Background: an optimization exercise with open tools, aiming at small area, a short achievable clock period and few clock cycles per item. Do not read the settings as production practice. Where RTL was checked, it was by simulation tests only, not by an equivalence proof against the original. Not every run is shown, and edits may drop behaviour that the tests do not exercise. Function not checked in run 4: the RTL went through the layout flow alone.

==> flow/design.v, too long to show whole: its modules and the start of the top module <==
// module accelerator: 1841 lines
module accelerator (
    input  logic clk, rst,
    input  logic signed [31:0] a0,
    input  logic signed [31:0] a1,
    input  logic signed [31:0] a2,
    input  logic signed [31:0] a3,
    input  logic signed [31:0] a4,
    input  logic signed [31:0] a5,
    input  logic signed [31:0] a6,
    input  logic signed [31:0] a7,
    input  logic signed [31:0] b0,
    input  logic signed [31:0] b1,
    input  logic signed [31:0] b2,
    input  logic signed [31:0] b3,
    input  logic signed [31:0] b4,
    input  logic signed [31:0] b5,
    input  logic signed [31:0] b6,
    input  logic signed [31:0] b7,
    input  logic start,
    output logic done,
    output logic signed [63:0] result
);
  // ...
==> flow/flow/run.sh <==
#!/bin/bash
set -euo pipefail
MARGIN=${MARGIN:-7.7}
R=orfs/results/sky130hd/accelerator/base
bash standard.sh synth > synth.log 2>&1
cp $R/1_2_yosys.v polfix_in.v
python3 flow/polfix.py polfix_in.v $R/1_2_yosys.v > polfix.log 2>&1
bash standard.sh synth > synth2.log 2>&1
bash standard.sh "BUFFER_PORTS_ARGS=-buffer_cell sky130_fd_sc_hd__buf_1" \
    SETUP_SLACK_MARGIN=$MARGIN finish > layout.log 2>&1
==> flow/flow/polfix.py <==
#!/usr/bin/env python3
"""Remove inverters between full adders in a flat Yosys netlist.

A full adder is self-dual: with all three inputs complemented it gives both
outputs complemented. Yosys's adder extraction leaves inverters between many
sky130 fa cells; this pass chooses, for each fa cell, whether it works on
complemented signals, so that as few inverters as possible are needed, and
rewires the netlist to match. Registers, ports and all other cells are left
as they are.

usage: polfix.py IN.v OUT.v
"""
import re
import sys
import random
from collections import defaultdict

OUT_PINS = {"X", "Y", "Q", "Q_N", "SUM", "COUT", "HI", "LO"}

src = open(sys.argv[1]).read()
mod_start = src.index("module ")
body_start = None
cell_re = re.compile(r"^  (sky130_fd_sc_hd__\w+) (\S+)\s+\((.*?)\n  \);\n", re.S | re.M)
pin_re = re.compile(r"\.(\w+)\(([^()]*)\)")

cells = []
first = None
last = None
for m in cell_re.finditer(src):
    if first is None:
        first = m.start()
    last = m.end()
    typ, name, body = m.group(1), m.group(2), m.group(3)
    pins = [(p, n.strip()) for p, n in pin_re.findall(body)]
    cells.append({"type": typ, "name": name, "pins": pins})
head = src[:first]
tail = src[last:]
# anything between cells other than whitespace would be lost: check
between = cell_re.sub("", src[first:last])
assert between.strip() == "", "unexpected text between cells"
assert tail.strip() == "endmodule", "unexpected text after cells"
assert "assign" not in tail and "assign" not in head.split(");", 1)[1], "assign statements present"

# output ports
outs = set()
for m in re.finditer(r"^\s*output\s+(\[(\d+):(\d+)\]\s+)?(\S+);", head, re.M):
    nm = m.group(4)
    if m.group(1):
        hi, lo = int(m.group(2)), int(m.group(3))
        for i in range(min(hi, lo), max(hi, lo) + 1):
            outs.add(f"{nm}[{i}]")
    else:
        outs.add(nm)

drv = {}
loads = defaultdict(list)  # net -> [(cell index, pin)]
for ci, c in enumerate(cells):
    for p, n in c["pins"]:
        if p in OUT_PINS:
            drv[n] = (ci, p)
        else:
            loads[n].append((ci, p))


def is_inv(ci):
    return cells[ci]["type"].startswith("sky130_fd_sc_hd__inv_")


def is_fa(ci):
    return cells[ci]["type"].startswith("sky130_fd_sc_hd__fa_")


# cells whose output can be complemented by a swap to another cell type:
# type -> (other type, its output pin, area change)
PAIRS = [("xor2_1", "X", "xnor2_1", "Y", 8.7584, 8.7584),
         ("nand2b_1", "Y", "and2b_1", "X", 6.256, 7.5072),
         ("nor2b_1", "Y", "or2b_1", "X", 6.256, 7.5072),
         ("nand2_1", "Y", "and2_1", "X", 3.7536, 6.256),
         ("nor2_1", "Y", "or2_1", "X", 3.7536, 6.256),
         ("a21oi_1", "Y", "a21o_1", "X", 5.0048, 7.5072),
         ("o21ai_0", "Y", "o21a_1", "X", 5.0048, 7.5072),
         ("a22oi_1", "Y", "a22o_1", "X", 7.5072, 8.7584),
         ("nand3_1", "Y", "and3_1", "X", 5.0048, 6.256),
         ("clkbuf_1", "X", "clkinv_1", "Y", 3.7536, 3.7536)]
XSWAP = {}
for t1, p1, t2, p2, a1, a2 in PAIRS:
    XSWAP["sky130_fd_sc_hd__" + t1] = ("sky130_fd_sc_hd__" + t2, p1, p2, a2 - a1)
    XSWAP["sky130_fd_sc_hd__" + t2] = ("sky130_fd_sc_hd__" + t1, p2, p1, a1 - a2)
INV_AREA = 3.7536


def is_xs(ci):
    return cells[ci]["type"] in XSWAP


def pin(ci, p):
    for q, n in cells[ci]["pins"]:
        if q == p:
            return n
    raise KeyError(p)


# roots: nets not driven by an inverter; chains of inverters hang off them
uses = defaultdict(list)     # root -> [(ci, pin, parity)]
chain_invs = defaultdict(list)
fixed = set()


def walk(root, net, par):
    if net in outs:
        fixed.add(root)
    for ci, p in loads[net]:
        if is_inv(ci):
            chain_invs[root].append(ci)
            walk(root, pin(ci, "Y"), par ^ 1)
        else:
            uses[root].append((ci, p, par))


roots = [n for n in set(list(drv) + list(loads)) if not (n in drv and is_inv(drv[n][0]))]
for r in roots:
    walk(r, r, 0)

# the roots this pass rewires: those touching an fa cell, not feeding a port
fa_cells = [ci for ci in range(len(cells)) if is_fa(ci)]
touch = set()
for r in roots:
    if r in fixed:
        continue
    d = drv.get(r)
    if (d and (is_fa(d[0]) or is_xs(d[0]))) or any(is_fa(ci) for ci, _, _ in uses[r]) or chain_invs[r]:
        touch.add(r)
frozen = set()
for r in roots:
    if r in fixed:
        d = drv.get(r)
        if d and is_fa(d[0]):
            frozen.add(d[0])
        for ci, _, _ in uses[r]:
            if is_fa(ci):
                frozen.add(ci)
# an inverter chain may also feed fa pins of a root that we touch; all good.

x = defaultdict(int)
fa_roots = defaultdict(set)
for r in touch:
    d = drv.get(r)
    if d and (is_fa(d[0]) or is_xs(d[0])):
        fa_roots[d[0]].add(r)
    for ci, _, _ in uses[r]:
        if is_fa(ci):
            fa_roots[ci].add(r)


def cost(r):
    d = drv.get(r)
    pol = x[d[0]] if d and (is_fa(d[0]) or is_xs(d[0])) else 0
    c0 = XSWAP[cells[d[0]]["type"]][3] if pol and d and is_xs(d[0]) else 0.0
    for ci, p, par in uses[r]:
        need = par ^ pol ^ (x[ci] if is_fa(ci) else 0)
        if need:
            return INV_AREA + c0
    return c0


before = sum(len(set(chain_invs[r])) for r in touch)
total = sum(cost(r) for r in touch)
rng = random.Random(1)
def outnet(ci):
    for q, n in cells[ci]["pins"]:
        if q in OUT_PINS:
            return n


xs_cells = [ci for ci in range(len(cells)) if is_xs(ci) and outnet(ci) in touch
            and drv.get(outnet(ci), (None,))[0] == ci]
order = [f for f in fa_cells if f not in frozen] + xs_cells
import math
best = dict(x)
best_total = total
T = 2.0
steps = 1500000
for it in range(steps):
    T = 8.0 * (1 - it / steps) + 0.04
    f = order[rng.randrange(len(order))]
    rs = fa_roots[f]
    old = sum(cost(r) for r in rs)
    x[f] ^= 1
    new = sum(cost(r) for r in rs)
    dlt = new - old
    if dlt <= 0 or rng.random() < math.exp(-dlt / T):
        total += dlt
        if total < best_total:
            best_total = total
            best = dict(x)
    else:
        x[f] ^= 1
x = defaultdict(int, best)
total = best_total

# rewrite
dead = set()
for r in touch:
    dead.update(chain_invs[r])
newcells = []
newnets = []
k = 0
for r in sorted(touch):
    d = drv.get(r)
    pol = x[d[0]] if d and (is_fa(d[0]) or is_xs(d[0])) else 0
    if d and is_xs(d[0]) and pol:
        nt, po, pn, _ = XSWAP[cells[d[0]]["type"]]
        cells[d[0]]["type"] = nt
        cells[d[0]]["pins"] = [(pn if q == po else q, n) for q, n in cells[d[0]]["pins"]]
    inv_net = None
    for ci, p, par in uses[r]:
        need = par ^ pol ^ (x[ci] if is_fa(ci) else 0)
        net = r
        if need:
            if inv_net is None:
                k += 1
                inv_net = f"_polfix_n{k}_"
                newnets.append(inv_net)
                newcells.append({"type": "sky130_fd_sc_hd__inv_1", "name": f"_polfix_i{k}_",
                                 "pins": [("A", r), ("Y", inv_net)]})
            net = inv_net
        c = cells[ci]
        c["pins"] = [(q, net if q == p else n) for q, n in c["pins"]]
        # a cell may use the same root on two pins with different needs;
        # replace one pin at a time
for ci in sorted(dead):
    pass

out = [head]
for nn in newnets:
    out.append(f"  wire {nn};\n")
for ci, c in enumerate(cells + newcells):
    if ci < len(cells) and ci in dead:
        continue
    pins = ",\n".join(f"    .{p}({n + ' ' if n.startswith(chr(92)) else n})" for p, n in c["pins"])
    out.append(f"  {c['type']} {c['name']}{' ' if c['name'].startswith(chr(92)) else ''} (\n{pins}\n  );\n")
out.append(tail)
open(sys.argv[2], "w").write("".join(out))
flipped = sum(1 for f in fa_cells if x[f])
nsw = sum(1 for f in xs_cells if x[f])
print(f"polfix: cost (inverter + swap area) {before * INV_AREA:.1f} -> {total:.1f} um2", file=sys.stderr)
print(f"polfix: {len(fa_cells)} fa cells, {flipped} flipped, {nsw} cells swapped, {len(frozen)} frozen; "
      f"inverters on touched nets {before} -> {k}", file=sys.stderr)
==> flow/standard.sh <==
#!/bin/bash
# synth_recipe.tcl (not shown) runs the flow's synth.tcl, then flattens the netlist and writes it again
# the make line also repeats each setting of config.mk as NAME=value (left out here)
make -C /OpenROAD-flow-scripts/flow DESIGN_CONFIG=/design/flow/config.mk WORK_HOME=/design/flow/orfs CLKGATE_MAP_FILE= SYNTH_SCRIPT=/design/flow/synth_recipe.tcl "${@:-finish}"
==> flow/config.mk <==
export PLATFORM = sky130hd
export DESIGN_NAME = accelerator
export DESIGN_NICKNAME = accelerator
export VERILOG_FILES = /design/flow/design.v
export SDC_FILE = /design/flow/constraint.sdc
export NUM_CORES = 4
export LEC_CHECK = 0
export CAP_MARGIN = 20
export CORE_MARGIN = 2
export CORE_UTILIZATION = 40
export SLEW_MARGIN = 20
==> flow/constraint.sdc <==
create_clock -name core_clock -period 12.0 [get_ports {clk}]
set_input_delay 2.4000 -clock core_clock [delete_from_list [all_inputs] [get_ports {clk}]]
set_output_delay 2.4000 -clock core_clock [all_outputs]
set_load 0.01 [all_outputs]
**Run 1: M4 wires**

Scale bar: 100 um.
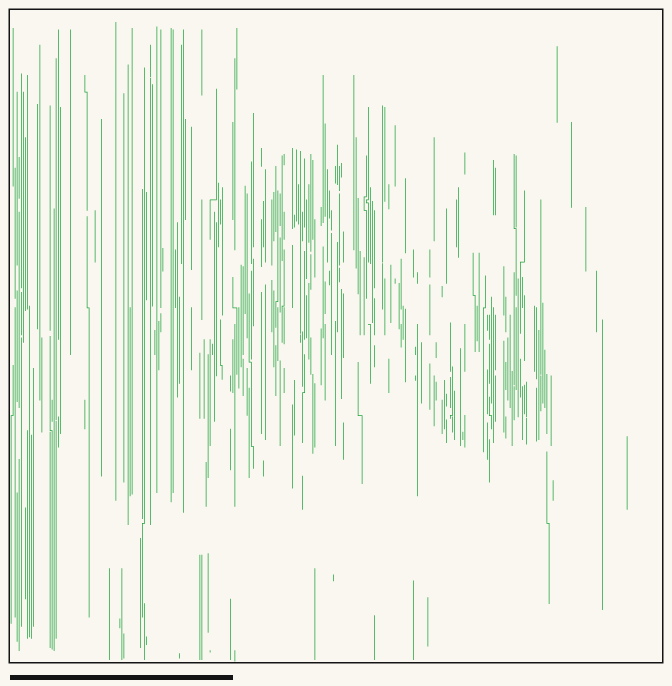
200 nets have wire on it. The longest straight run is 216 um. The wires run mostly vertical. The layer carries 14300 um of wire.

**Run 1: signal wires on met1**

Scale bar: 100 um.
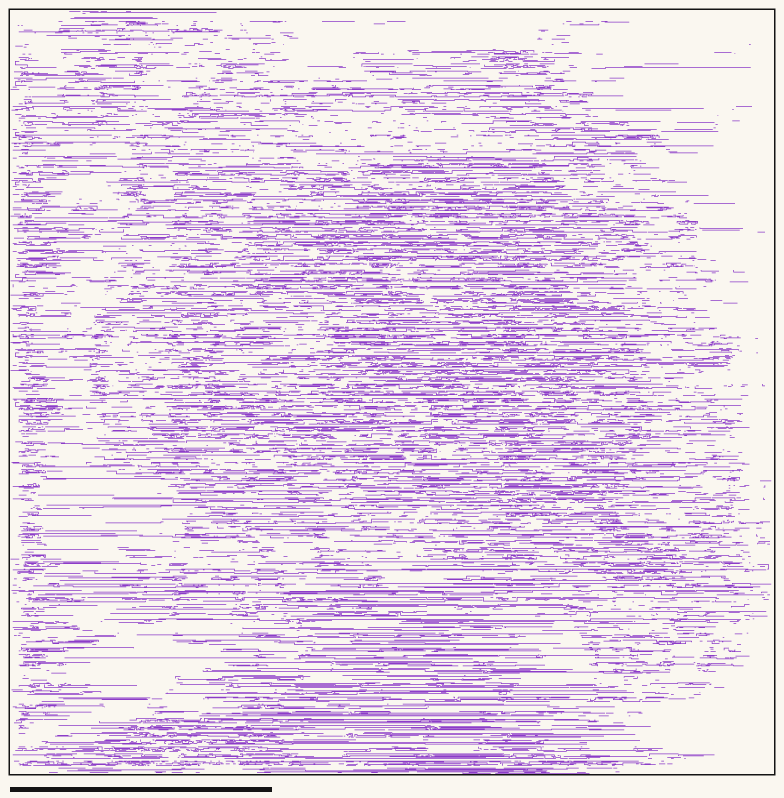
4177 nets have wire on it. The layer holds 36% of the routed length.

**Run 1: met3 routing**

Scale bar: 100 um.
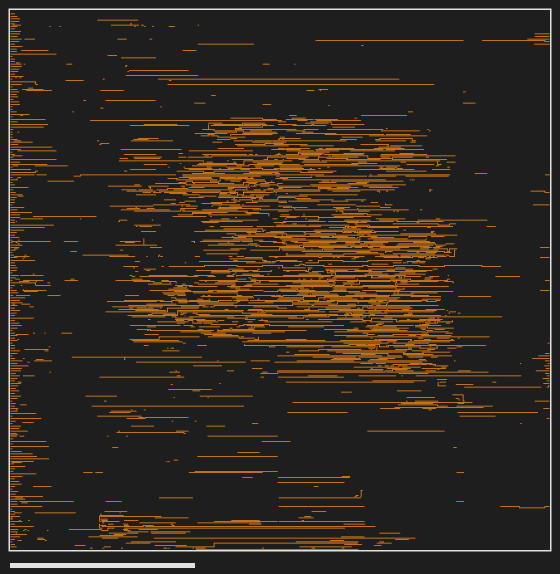
The layer holds 12% of the routed length. 656 nets have wire on it. The longest straight run is 144 um. The layer carries 19500 um of wire.

==> reports/metrics.cfg, run 1 <==
[cells_and_area]
clock_cell_area_share_pct=3.32
multi_input_cells=2472
regArea_um2=6000
most-common-layout-cells=buf_1 (579), fa_1 (565), o22ai_1 (498), xnor2_1 (427), a22oi_1 (267)
final_cells=4708
clkbuf_count=51
largest_class=multi-input gates
n_all_inverters=83
seq_cells=287
seq_share_pct=15.3

[clocking]
numCtsBuffers=37
cts.sink_count=287
root_buffer=clkbuf_16
clock_latency_ns=0.58
cts_tree=yes
holdBufCountCts=0

[place]
dp.cells=4555
gp_congestion=0.985

[sta]
tightest_slew_ns=0.861
maxSlewViolCount=0
hold_violations=0
period_minus_slack_ns=4.26
skew_ns=0.0202
setup_viol=0

[route]
wl_per_cell_um=33.6
vias_per_cell=6.37
drtIter0Drc=3805
first_pass_iters=7
ant_nets=0

[floorplan]
die_x_um=292
start_util_pct=40.4
dieArea_um2=85300
core.rowCount=105
fp.dieH_um=292
core_area_um2=82100
pin_count=580

[global_routing]
grt_pass1_vias=30100
grt-ovfl-total=0
grt_max_degree=67
gr-usage-all-layers_pct=34.8

[critical_path]
critPathLaunchType=flip-flop
reg2reg_depth=8
path_class=flip-flop to flip-flop
crit_arrival_ns=4.72
end_kind=flip-flop
path_max_fanout=17
cpMaxStageDelayCell=dfxtp_4
cp_common_cell=fa_1

[yosys]
postSynthCellCount=3196
synth_warnings=1
syn-num-nets=4344

[run_status]
run_status=finished clean

Testbench counts for the RTL of run 1, summed over its fixed seeds: cycles 10,552, items 960.
-- run 1: layer usage --
metal | track usage, % | wire, um | vias up
met4 | 20.9 | 14300 | 10
met5 | 0 | 95 | -
li1 | - | - | 12100
met3 | 8.41 | 19500 | 697
met2 | 54.3 | 68100 | 2477
met1 | 43.8 | 56200 | 14800
-- run 1: timing repair --
item	in CTS	in global routing
pin swaps	3	12
gates cloned	1	1
buffers inserted	14	58
resized for setup	74	96
setup endpoints to repair	59	57
-- run 1: through the flow --
| step | util, % | setup slack, ns | cell area, um^2 | hold WS [ns] |
|---|---|---|---|---|
| 2_1_floorplan | - | 7.70 | 33200 | 0.332 |
| 3_3_place_gp | 43.8 | 7.08 | 35900 | 0.420 |
| 3_5_place_dp | 43.8 | 7.05 | 35900 | 0.412 |
| 4_1_cts | 45.9 | 7.67 | 37600 | 0.432 |
| 5_1_grt | 47.6 | 7.64 | 39100 | 0.428 |
| 6_report | 47.6 | 7.74 | 39100 | 0.422 |
**Run 1: metal 2**

Scale bar: 100 um.
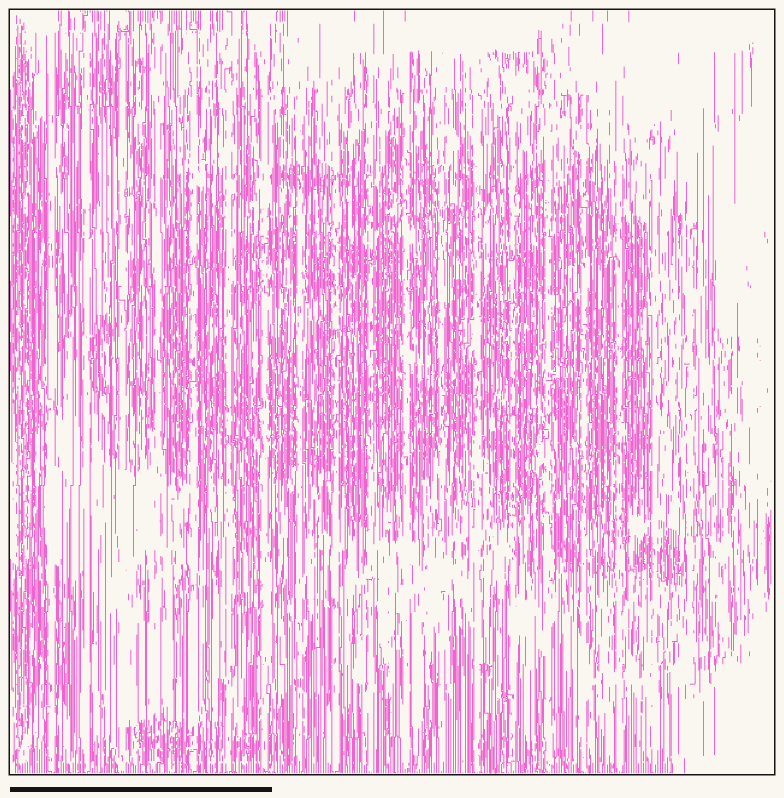

## Run 2: what changed since run 1
--- a/flow/flow/run.sh
+++ b/flow/flow/run.sh
@@ -8,3 +8,4 @@
 bash standard.sh synth > synth2.log 2>&1
 bash standard.sh "BUFFER_PORTS_ARGS=-buffer_cell sky130_fd_sc_hd__buf_1" \
+    "CTS_BUF_LIST=sky130_fd_sc_hd__clkbuf_8" \
     SETUP_SLACK_MARGIN=$MARGIN finish > layout.log 2>&1
**Run 2: metal 2**

Scale bar: 100 um.
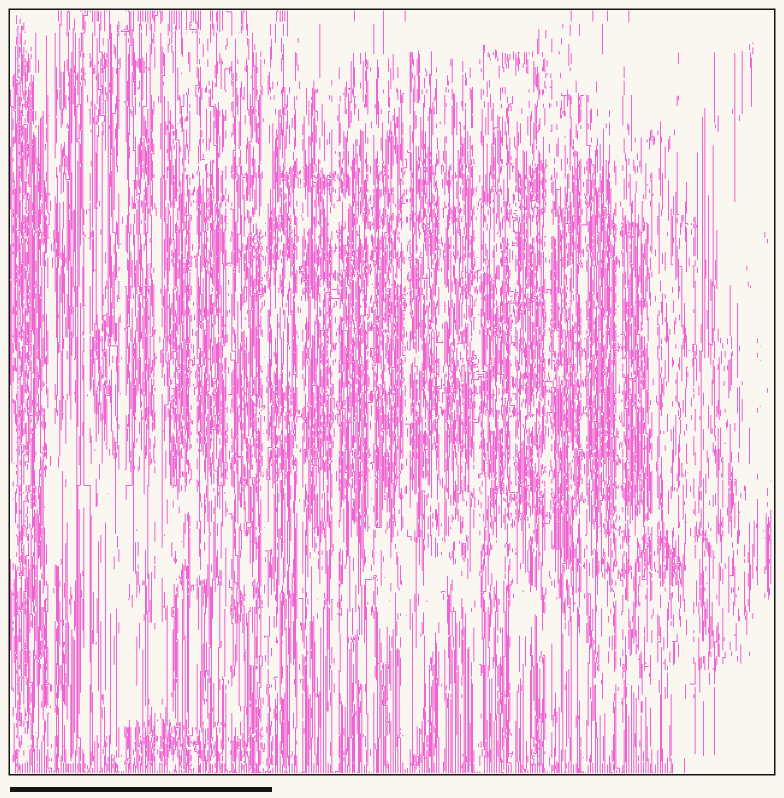
The longest straight run is 160 um. The layer holds 43% of the routed length. The layer carries 68.2 mm of wire. The wires run mostly vertical. 4103 nets have wire on it.

**Run 2: M4 wires**

Scale bar: 100 um.
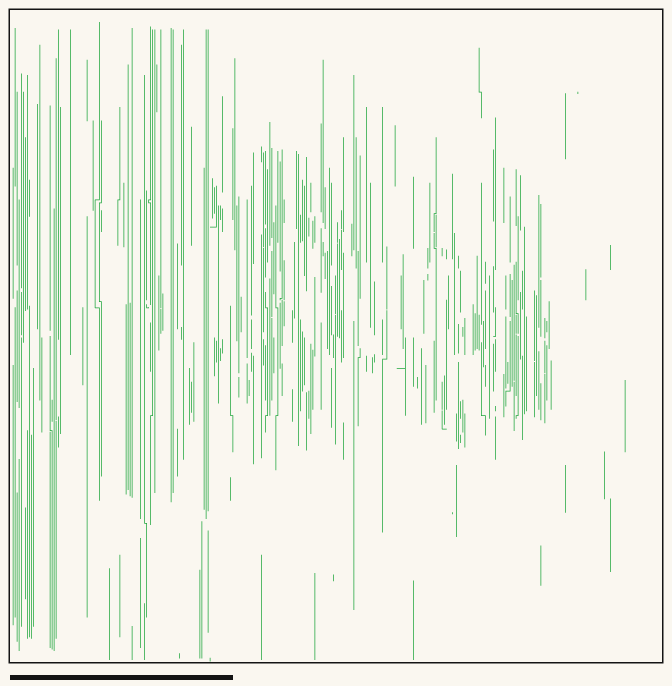
The layer holds 9.2% of the routed length. 198 nets have wire on it. The layer carries 14700 um of wire.

**Run 2: met3 routing**

Scale bar: 100 um.
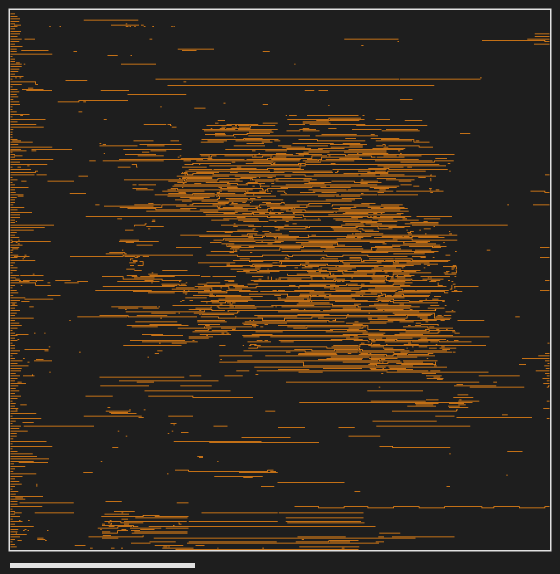
The layer carries 19900 um of wire. 640 nets have wire on it. The wires run mostly horizontal. The longest straight run is 144 um. The layer holds 12% of the routed length.

==> reports/metrics.cfg, run 2 <==
[run_status]
run_status=finished clean

[clocking]
cts.sink_count=287  ; unchanged
numCtsBuffers=54  ; +46%

[floorplan]
core_area_um2=82100  ; unchanged
die_x_um=292  ; unchanged
pin_count=580  ; unchanged
dieArea_um2=85300  ; unchanged

[yosys]
syn-num-nets=4344  ; unchanged

[global_routing]
grt-ovfl-total=0  ; unchanged
grt_pass1_vias=30700  ; +1.8%

[cells_and_area]
post-route-util_pct=47.8  ; +0.25 points
stdcell_area_um2=39300  ; +0.52%
most-common-layout-cells=buf_1 (579), fa_1 (564), o22ai_1 (499), xnor2_1 (425), a22oi_1 (267)
final_cells=4757  ; +1.0%

[route]
ant_nets=0  ; unchanged
first_pass_iters=9  ; +2

[sta]
period_minus_slack_ns=4.24  ; -0.0278 ns
fin_ws_ns=7.76  ; +0.0278 ns
setup_viol=0  ; unchanged
skew_ns=0.0478  ; +0.0276 ns

[critical_path]
path_class=flip-flop to flip-flop
cpMaxStageDelayCell=fa_1
reg2reg_depth=9  ; +1

[place]
pre_cts_ws_ns=7.05  ; unchanged
detailed_place.area_um2=35900  ; unchanged

==> run 2: worst max-delay path, delay by kind of cell, from the launching register on <==
family | cells | cell delay (ns)
compound gates | 1 | 0.10
xor+xnor | 1 | 0.22
flops | 1 | 0.56
buf+inv | 1 | 0.22
fa+ha+maj | 6 | 2.96
==> run 2: per-layer routing <==
metal / global-route usage (%) / part of all wire, %
met4: 22.8 / 9.2
met3: 9.48 / 12
met5: 0 / 0.12
met1: 43.7 / 35
met2: 54.8 / 43
==> run 2: final cells by class <==
cell class	count	area share, %
multi-input cells	2472	65.7
flip-flops and latches	287	15.3
repair buffers	738	11.9
well taps	1070	3.41
clock buffers	69	2.42
inverters	83	0.834
clock inverters	29	0.414
diodes	9	0.0573
==> run 2: repair_timing <==
item	CTS	global route
setup buffers	23	69
endpoints found under the hold margin	0	0
gates cloned	1	2
hold buffers	0	0
pin swaps	4	16
endpoints found under the setup margin	57	52
resized for setup	92	100
**Run 2: track usage over the die**

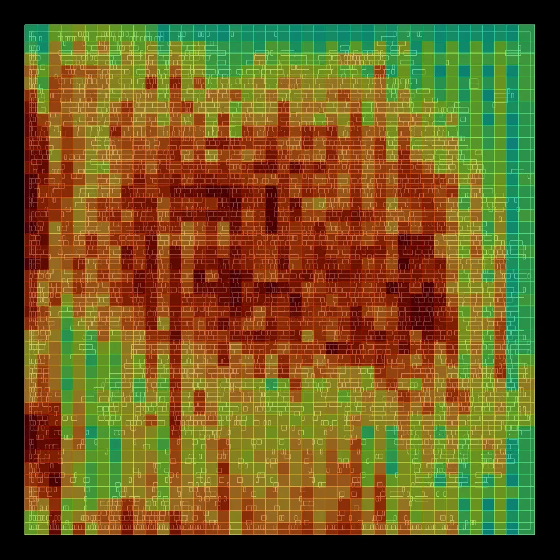

## Run 3: what changed since run 2
--- a/flow/flow/run.sh
+++ b/flow/flow/run.sh
@@ -8,4 +8,3 @@
 bash standard.sh synth > synth2.log 2>&1
 bash standard.sh "BUFFER_PORTS_ARGS=-buffer_cell sky130_fd_sc_hd__buf_1" \
-    "CTS_BUF_LIST=sky130_fd_sc_hd__clkbuf_8" \
-    SETUP_SLACK_MARGIN=$MARGIN finish > layout.log 2>&1
+    MATCH_CELL_FOOTPRINT=0 SETUP_SLACK_MARGIN=$MARGIN finish > layout.log 2>&1
**Run 3: track usage over the die**

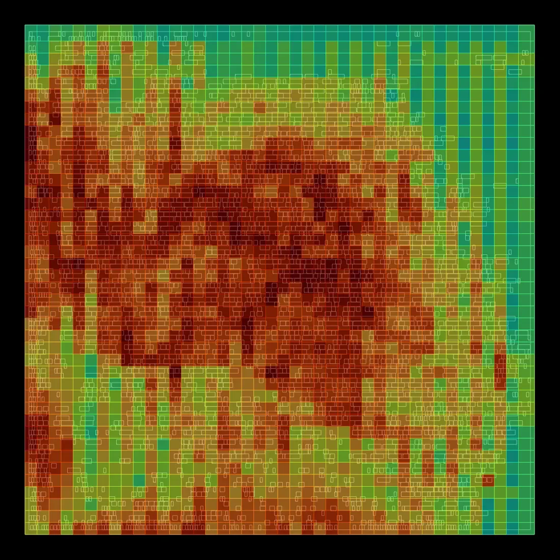
post-layout util: 48.2%
met1 usage: 43.7%
gr usage total: 35.8%
GRT met2 Usage: 52.7%
Top Usage Layer GRT: met2

**Run 3: M4 wires**

Scale bar: 100 um.
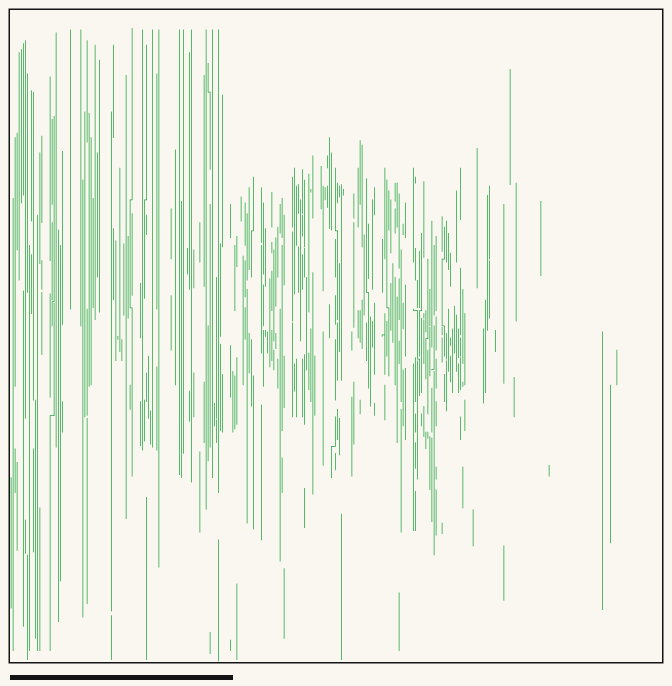
The wires run mostly vertical. 199 nets have wire on it. The layer carries 15600 um of wire. The layer holds 9.8% of the routed length. The longest straight run is 241 um.

**Run 3: the clock network**

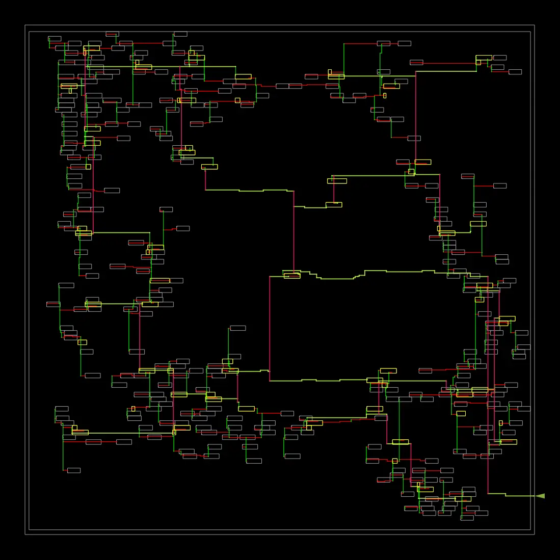
CTS sink cnt: 287
CTS Buf Count: 40
clock latency (worst-skew pair): 0.60 ns
clkbuf count: 53

==> reports/metrics.cfg, run 3 <==
[run_status]
run_status=finished clean

[global_routing]
grt_pass1_wl_um=221000
grt-ovfl-total=0  ; unchanged
grt_pass1_vias=31100  ; +1.5%

[yosys]
postSynthCellCount=3196
syn-num-nets=4344  ; unchanged
synth_warnings=1

[sta]
finalSetupTns_ns=0
whs_ns=0.398
rsz0062_at_grt=yes
period_minus_slack_ns=4.30  ; +0.0663 ns
setup_viol=0  ; unchanged
fin_ws_ns=7.70  ; -0.0663 ns
skew_ns=0.0325  ; -0.0152 ns

[place]
pre_cts_ws_ns=6.88  ; -0.167 ns
detailed_place.area_um2=35900  ; -0.16%
dp.cells=4547

[route]
wl_per_cell_um=33.6
routed_wl_um=159000
ant_nets=0  ; unchanged
first_pass_iters=8  ; -1

[floorplan]
fp.dieH_um=292
dieArea_um2=85300  ; unchanged
pin_count=580  ; unchanged
core_area_um2=82100  ; unchanged
die_x_um=292  ; unchanged
start_util_pct=40.4

[critical_path]
cpMaxStageDelayCell=dfxtp_4
r2r_slack_ns=7.70
reg2reg_depth=9  ; unchanged
worst-path-buf-inv=1  ; unchanged
path_class=flip-flop to flip-flop
crit_family=adder cells
worst-path-stages=9  ; unchanged

[cells_and_area]
stdcell_area_um2=39600  ; +0.84%
most-common-layout-cells=buf_1 (579), fa_1 (567), o22ai_1 (498), xnor2_1 (424), a22oi_1 (265)
final_cells=4748  ; -0.19%
regArea_um2=6020

[clocking]
clock_path_buffers=3
cts_htree_levels=2
holdBufCountCts=0  ; unchanged

[worst_hold_path]
hold_class=flip-flop to flip-flop

==> run 3: changes by cell type in the layout (fill, tap and decap cells not counted), moves of 4 or more <==
cell,previous run,this run
clkbuf_16,4,44
dfxtp_4,38,45
inv_1,96,77
buf_4,50,56
diode_2,9,14
clkbuf_8,71,9
buf_6,12,16
dfxtp_1,210,206
clkbuf_1,0,6
==> run 3: repair_timing <==
| action | in CTS | in global routing |
|---|---|---|
| endpoints found under the hold margin | 0 | 0 |
| cloned | 2 | 3 |
| resized for setup | 90 | 89 |
| setup endpoints to repair | 73 | 63 |
| setup buffers | 30 | 79 |
| pin swaps | 6 | 5 |
==> run 3: layout make-up <==
class / instances / share of cell area (%)
Sequential cell: 287 / 15.2
Antenna cell: 14 / 0.0884
Clock inverter: 20 / 0.499
Multi-Input combinational cell: 2474 / 65.3
Clock buffer: 53 / 2.85
Inverter: 83 / 0.812
Tap cell: 1070 / 3.38
Timing Repair Buffer: 747 / 11.9
==> run 3: routing by layer <==
layer | share of wire [%] | track usage, %
met5 | 0.035 | 0.510
met4 | 9.8 | 23.9
met3 | 14 | 13.5
met2 | 41 | 52.7
met1 | 35 | 43.7
**Run 3: signal wires on met1**

Scale bar: 100 um.
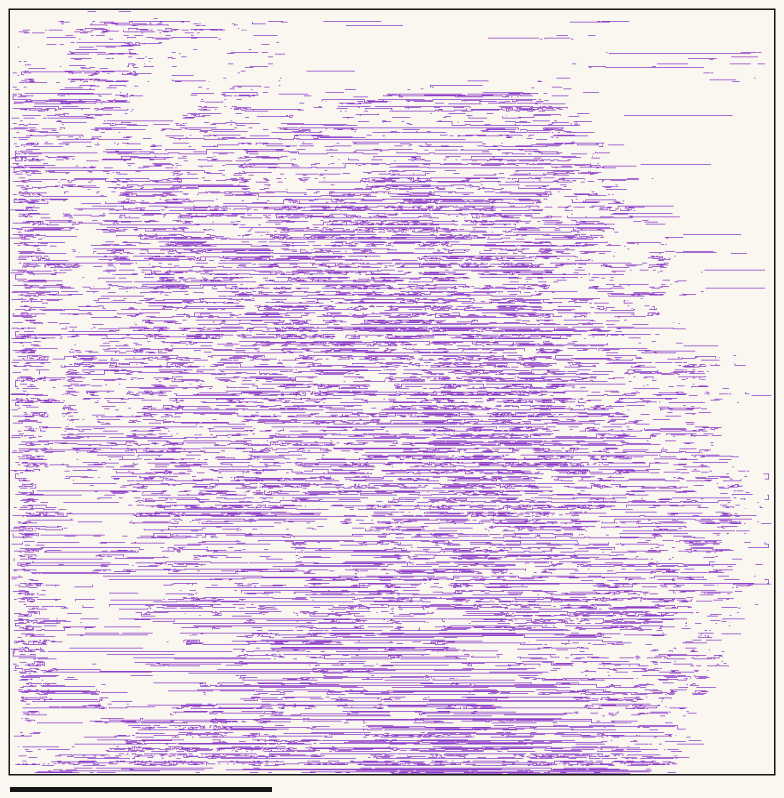

## Run 4: what changed since run 3
--- a/flow/design.v
+++ b/flow/design.v
@@ -21,25 +21,28 @@
     output logic signed [63:0] result
 );
-    logic [3:0] c;
-    logic       run, first, done_reg, fin;
+    logic [7:0] sel, selb;
+    logic       run, first, done_reg, fin, last;
     logic       ld;
-    assign ld = run ? ~c[3] : start & ~done_reg & ~fin;
+    assign ld = run ? ~last : start & ~done_reg & ~fin;
     always_ff @(posedge clk, posedge rst) begin
         if (rst) begin
-            c        <= 4'd0;
+            sel      <= 8'd1;
             run      <= 1'b0;
             first    <= 1'b0;
             done_reg <= 1'b0;
             fin      <= 1'b0;
+            last     <= 1'b0;
         end else begin
             first <= ~run & ~done_reg & ~fin & start;
             fin   <= 1'b0;
             if (run) begin
-                if (c[3]) begin
-                    run <= 1'b0;
-                    c   <= 4'd0;
-                    if (1'b1) fin <= 1'b1; else done_reg <= 1'b1;
+                if (last) begin
+                    run  <= 1'b0;
+                    last <= 1'b0;
+                    fin  <= 1'b1;
+                    sel  <= 8'd1;
                 end else begin
-                    c <= c + 4'd1;
+                    sel  <= {sel[6:0], sel[7]};
+                    last <= sel[7];
                 end
             end else if (fin) begin
@@ -49,15 +52,9 @@
             end else if (start) begin
                 run <= 1'b1;
-                c   <= 4'd1;
+                sel <= 8'd2;
             end
         end
     end
     assign done = done_reg;
-    logic [7:0] sel, selb;
-    always_ff @(posedge clk, posedge rst) begin
-        if (rst) sel <= 8'd1;
-        else if (run) sel <= c[3] ? 8'd1 : {sel[6:0], sel[7]};
-        else if (!done_reg && !fin && start) sel <= 8'd2;
-    end
     assign selb = sel & {8{ld}};
     logic [31:0] amux, bmux;
--- a/flow/flow/run.sh
+++ b/flow/flow/run.sh
@@ -8,3 +8,3 @@
 bash standard.sh synth > synth2.log 2>&1
 bash standard.sh "BUFFER_PORTS_ARGS=-buffer_cell sky130_fd_sc_hd__buf_1" \
-    MATCH_CELL_FOOTPRINT=0 SETUP_SLACK_MARGIN=$MARGIN finish > layout.log 2>&1
+    SETUP_SLACK_MARGIN=$MARGIN finish > layout.log 2>&1
**Run 4: signal wires on met1**

Scale bar: 100 um.
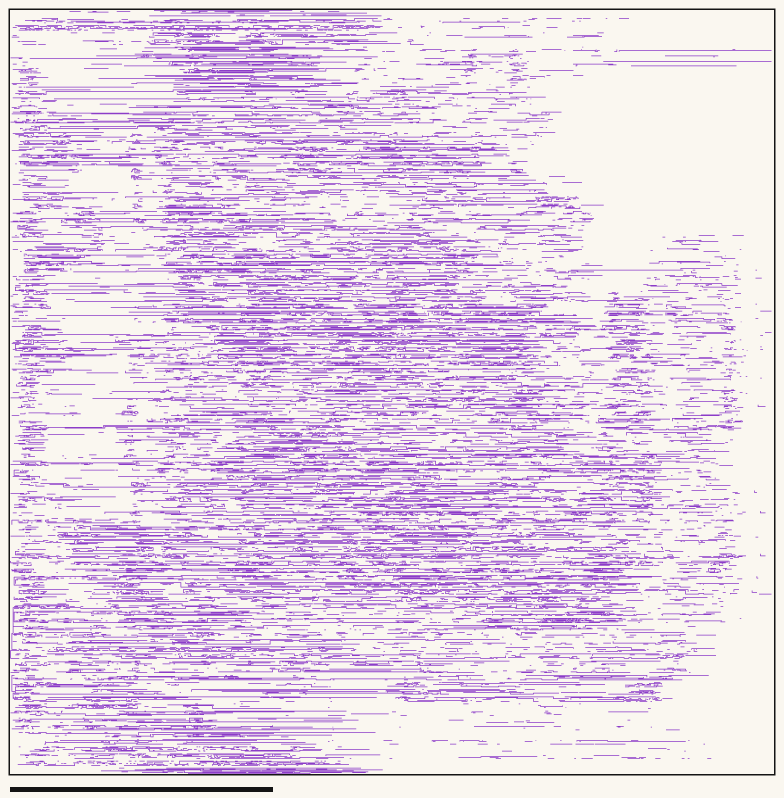
The wires run mostly horizontal. 4167 nets have wire on it. The layer carries 54.6 mm of wire. The longest straight run is 90.2 um. The layer holds 32% of the routed length.

**Run 4: met3 routing**

Scale bar: 100 um.
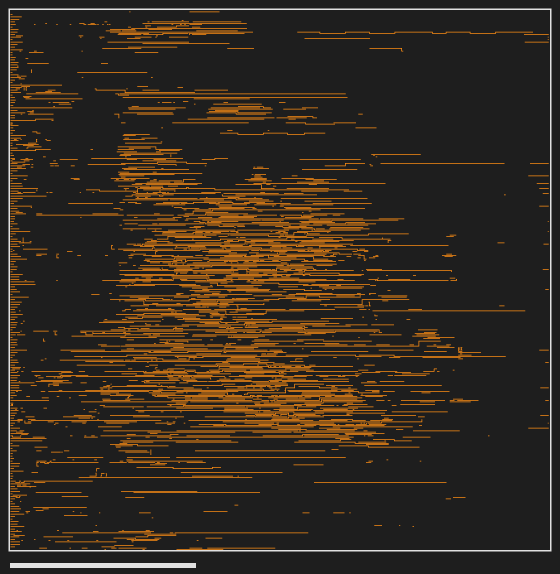
700 nets have wire on it. The wires run mostly horizontal. The longest straight run is 160 um.

**Run 4: M4 wires**

Scale bar: 100 um.
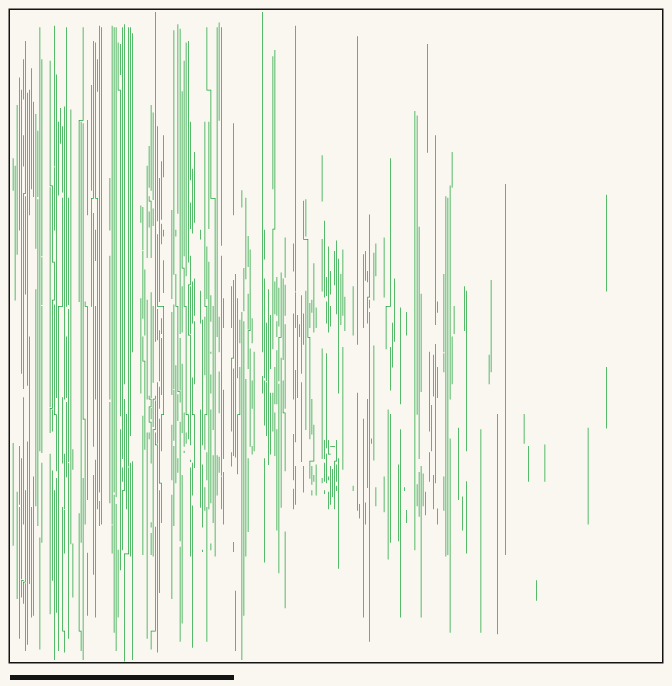
256 nets have wire on it. The layer carries 20.5 mm of wire. The layer holds 12% of the routed length. The wires run mostly vertical.

==> reports/metrics.cfg, run 4 <==
[floorplan]
pin_count=580  ; unchanged
start_util_pct=40.3  ; -0.17 points
fp.dieH_um=291  ; -0.37%
core_area_um2=81800  ; -0.32%
die_x_um=291  ; -0.37%
dieArea_um2=84700  ; -0.73%

[clocking]
numCtsBuffers=39  ; -2.5%
ctsResizeCount=92  ; +2.2%
cts.sink_count=284  ; -1.0%
clock_latency_ns=0.62  ; +0.02 ns
cts_tree=yes
clock_path_buffers=3  ; unchanged
holdBufCountCts=0  ; unchanged

[critical_path]
worst-path-stages=8  ; -1
cp_common_cell=fa_1
r2r_slack_ns=7.73  ; +0.03 ns
crit_family=adder cells
cpMaxStageDelayCell=dfxtp_4
reg2reg_depth=8  ; -1
worst-path-buf-inv=0  ; -1

[sta]
fin_ws_ns=7.73  ; +0.0282 ns
period_minus_slack_ns=4.27  ; -0.0282 ns
finalSetupTns_ns=0  ; unchanged
rsz0062_at_grt=yes
setup_viol=0  ; unchanged
skew_ns=0.0576  ; +0.0250 ns

[cells_and_area]
most-common-layout-cells=buf_1 (579), fa_1 (571), o22ai_1 (502), xnor2_1 (440), a22oi_1 (246)
regArea_um2=5960  ; -1.0%
final_cells=4743  ; -0.11%
post-route-util_pct=48.0  ; -0.28 points

[yosys]
postSynthCellCount=3195  ; -0.031%
synth_warnings=1  ; unchanged
syn-num-nets=4342  ; -0.046%

[place]
pre_cts_ws_ns=6.34  ; -0.533 ns
dp.cells=4535  ; -0.26%
io_buffer_count=579

[route]
wl_per_cell_um=35.5  ; +5.7%
first_pass_iters=7  ; -1
ant_nets=0  ; unchanged
routed_wl_um=168000  ; +5.6%

[global_routing]
grt_pass1_wl_um=228000  ; +3.1%
grt_pass1_vias=30300  ; -2.6%
grt-ovfl-total=0  ; unchanged

[run_status]
run_status=finished clean

[worst_hold_path]
hold_class=flip-flop to flip-flop

==> run 4: through the flow <==
stage,hold WS [ns],instance area (um^2)
6_report,0.411,39300
3_3_place_gp,0.447,35600
3_5_place_dp,0.438,35600
4_1_cts,0.448,37700
5_1_grt,0.440,39200
2_1_floorplan,0.332,33000
==> run 4: final cells by class <==
type | count | share of cell area, %
diodes | 37 | 0.236
clock buffers | 59 | 3.01
clock inverters | 13 | 0.497
inverters | 78 | 0.797
multi-input cells | 2479 | 65.7
flip-flops and latches | 284 | 15.2
well taps | 1070 | 3.41
repair buffers | 723 | 11.2
==> run 4: per-layer routing <==
| metal | track usage, % | part of all wire (%) | wire (um) |
|---|---|---|---|
| met1 | 42.5 | 32 | 54600 |
| met2 | 56.8 | 43 | 71800 |
| met3 | 12.6 | 13 | 21100 |
| met4 | 35.2 | 12 | 20500 |
| met5 | 0 | 0.14 | 235 |

-- afterwards: timing with drivers on the ports --
The results above use ideal ports. As a check the final layouts listed here were re-extracted and re-timed, cells and wires unchanged. Step 1 assumes that a clkbuf_16 drives the clock port and a buf_2 every other input. Step 2 times the ports against the registers' clock, not the clock port: input delays grow and output delays shrink by t, the midpoint of the rising clock arrivals with the driver on. a / b / c = no drivers / after step 1 / after step 2; a / b = the first two.
run	t (ns)	setup WS [ns]	clock arrival spread, ns	cell pins on the clock port's net
run 1	0.645	7.736 / 7.736 / 7.263	0.020 / 0.020	1
run 2	0.727	7.764 / 7.764 / 7.105	0.052 / 0.052	1
run 3	0.652	7.698 / 7.698 / 7.167	0.032 / 0.032	1
run 4	0.664	7.726 / 7.726 / 7.149	0.058 / 0.059	1
After both steps setup and hold are still met in every run listed. The setup slack of run 2, which loses most, moves by 0.000 ns with the drivers and by -0.659 ns with both steps.
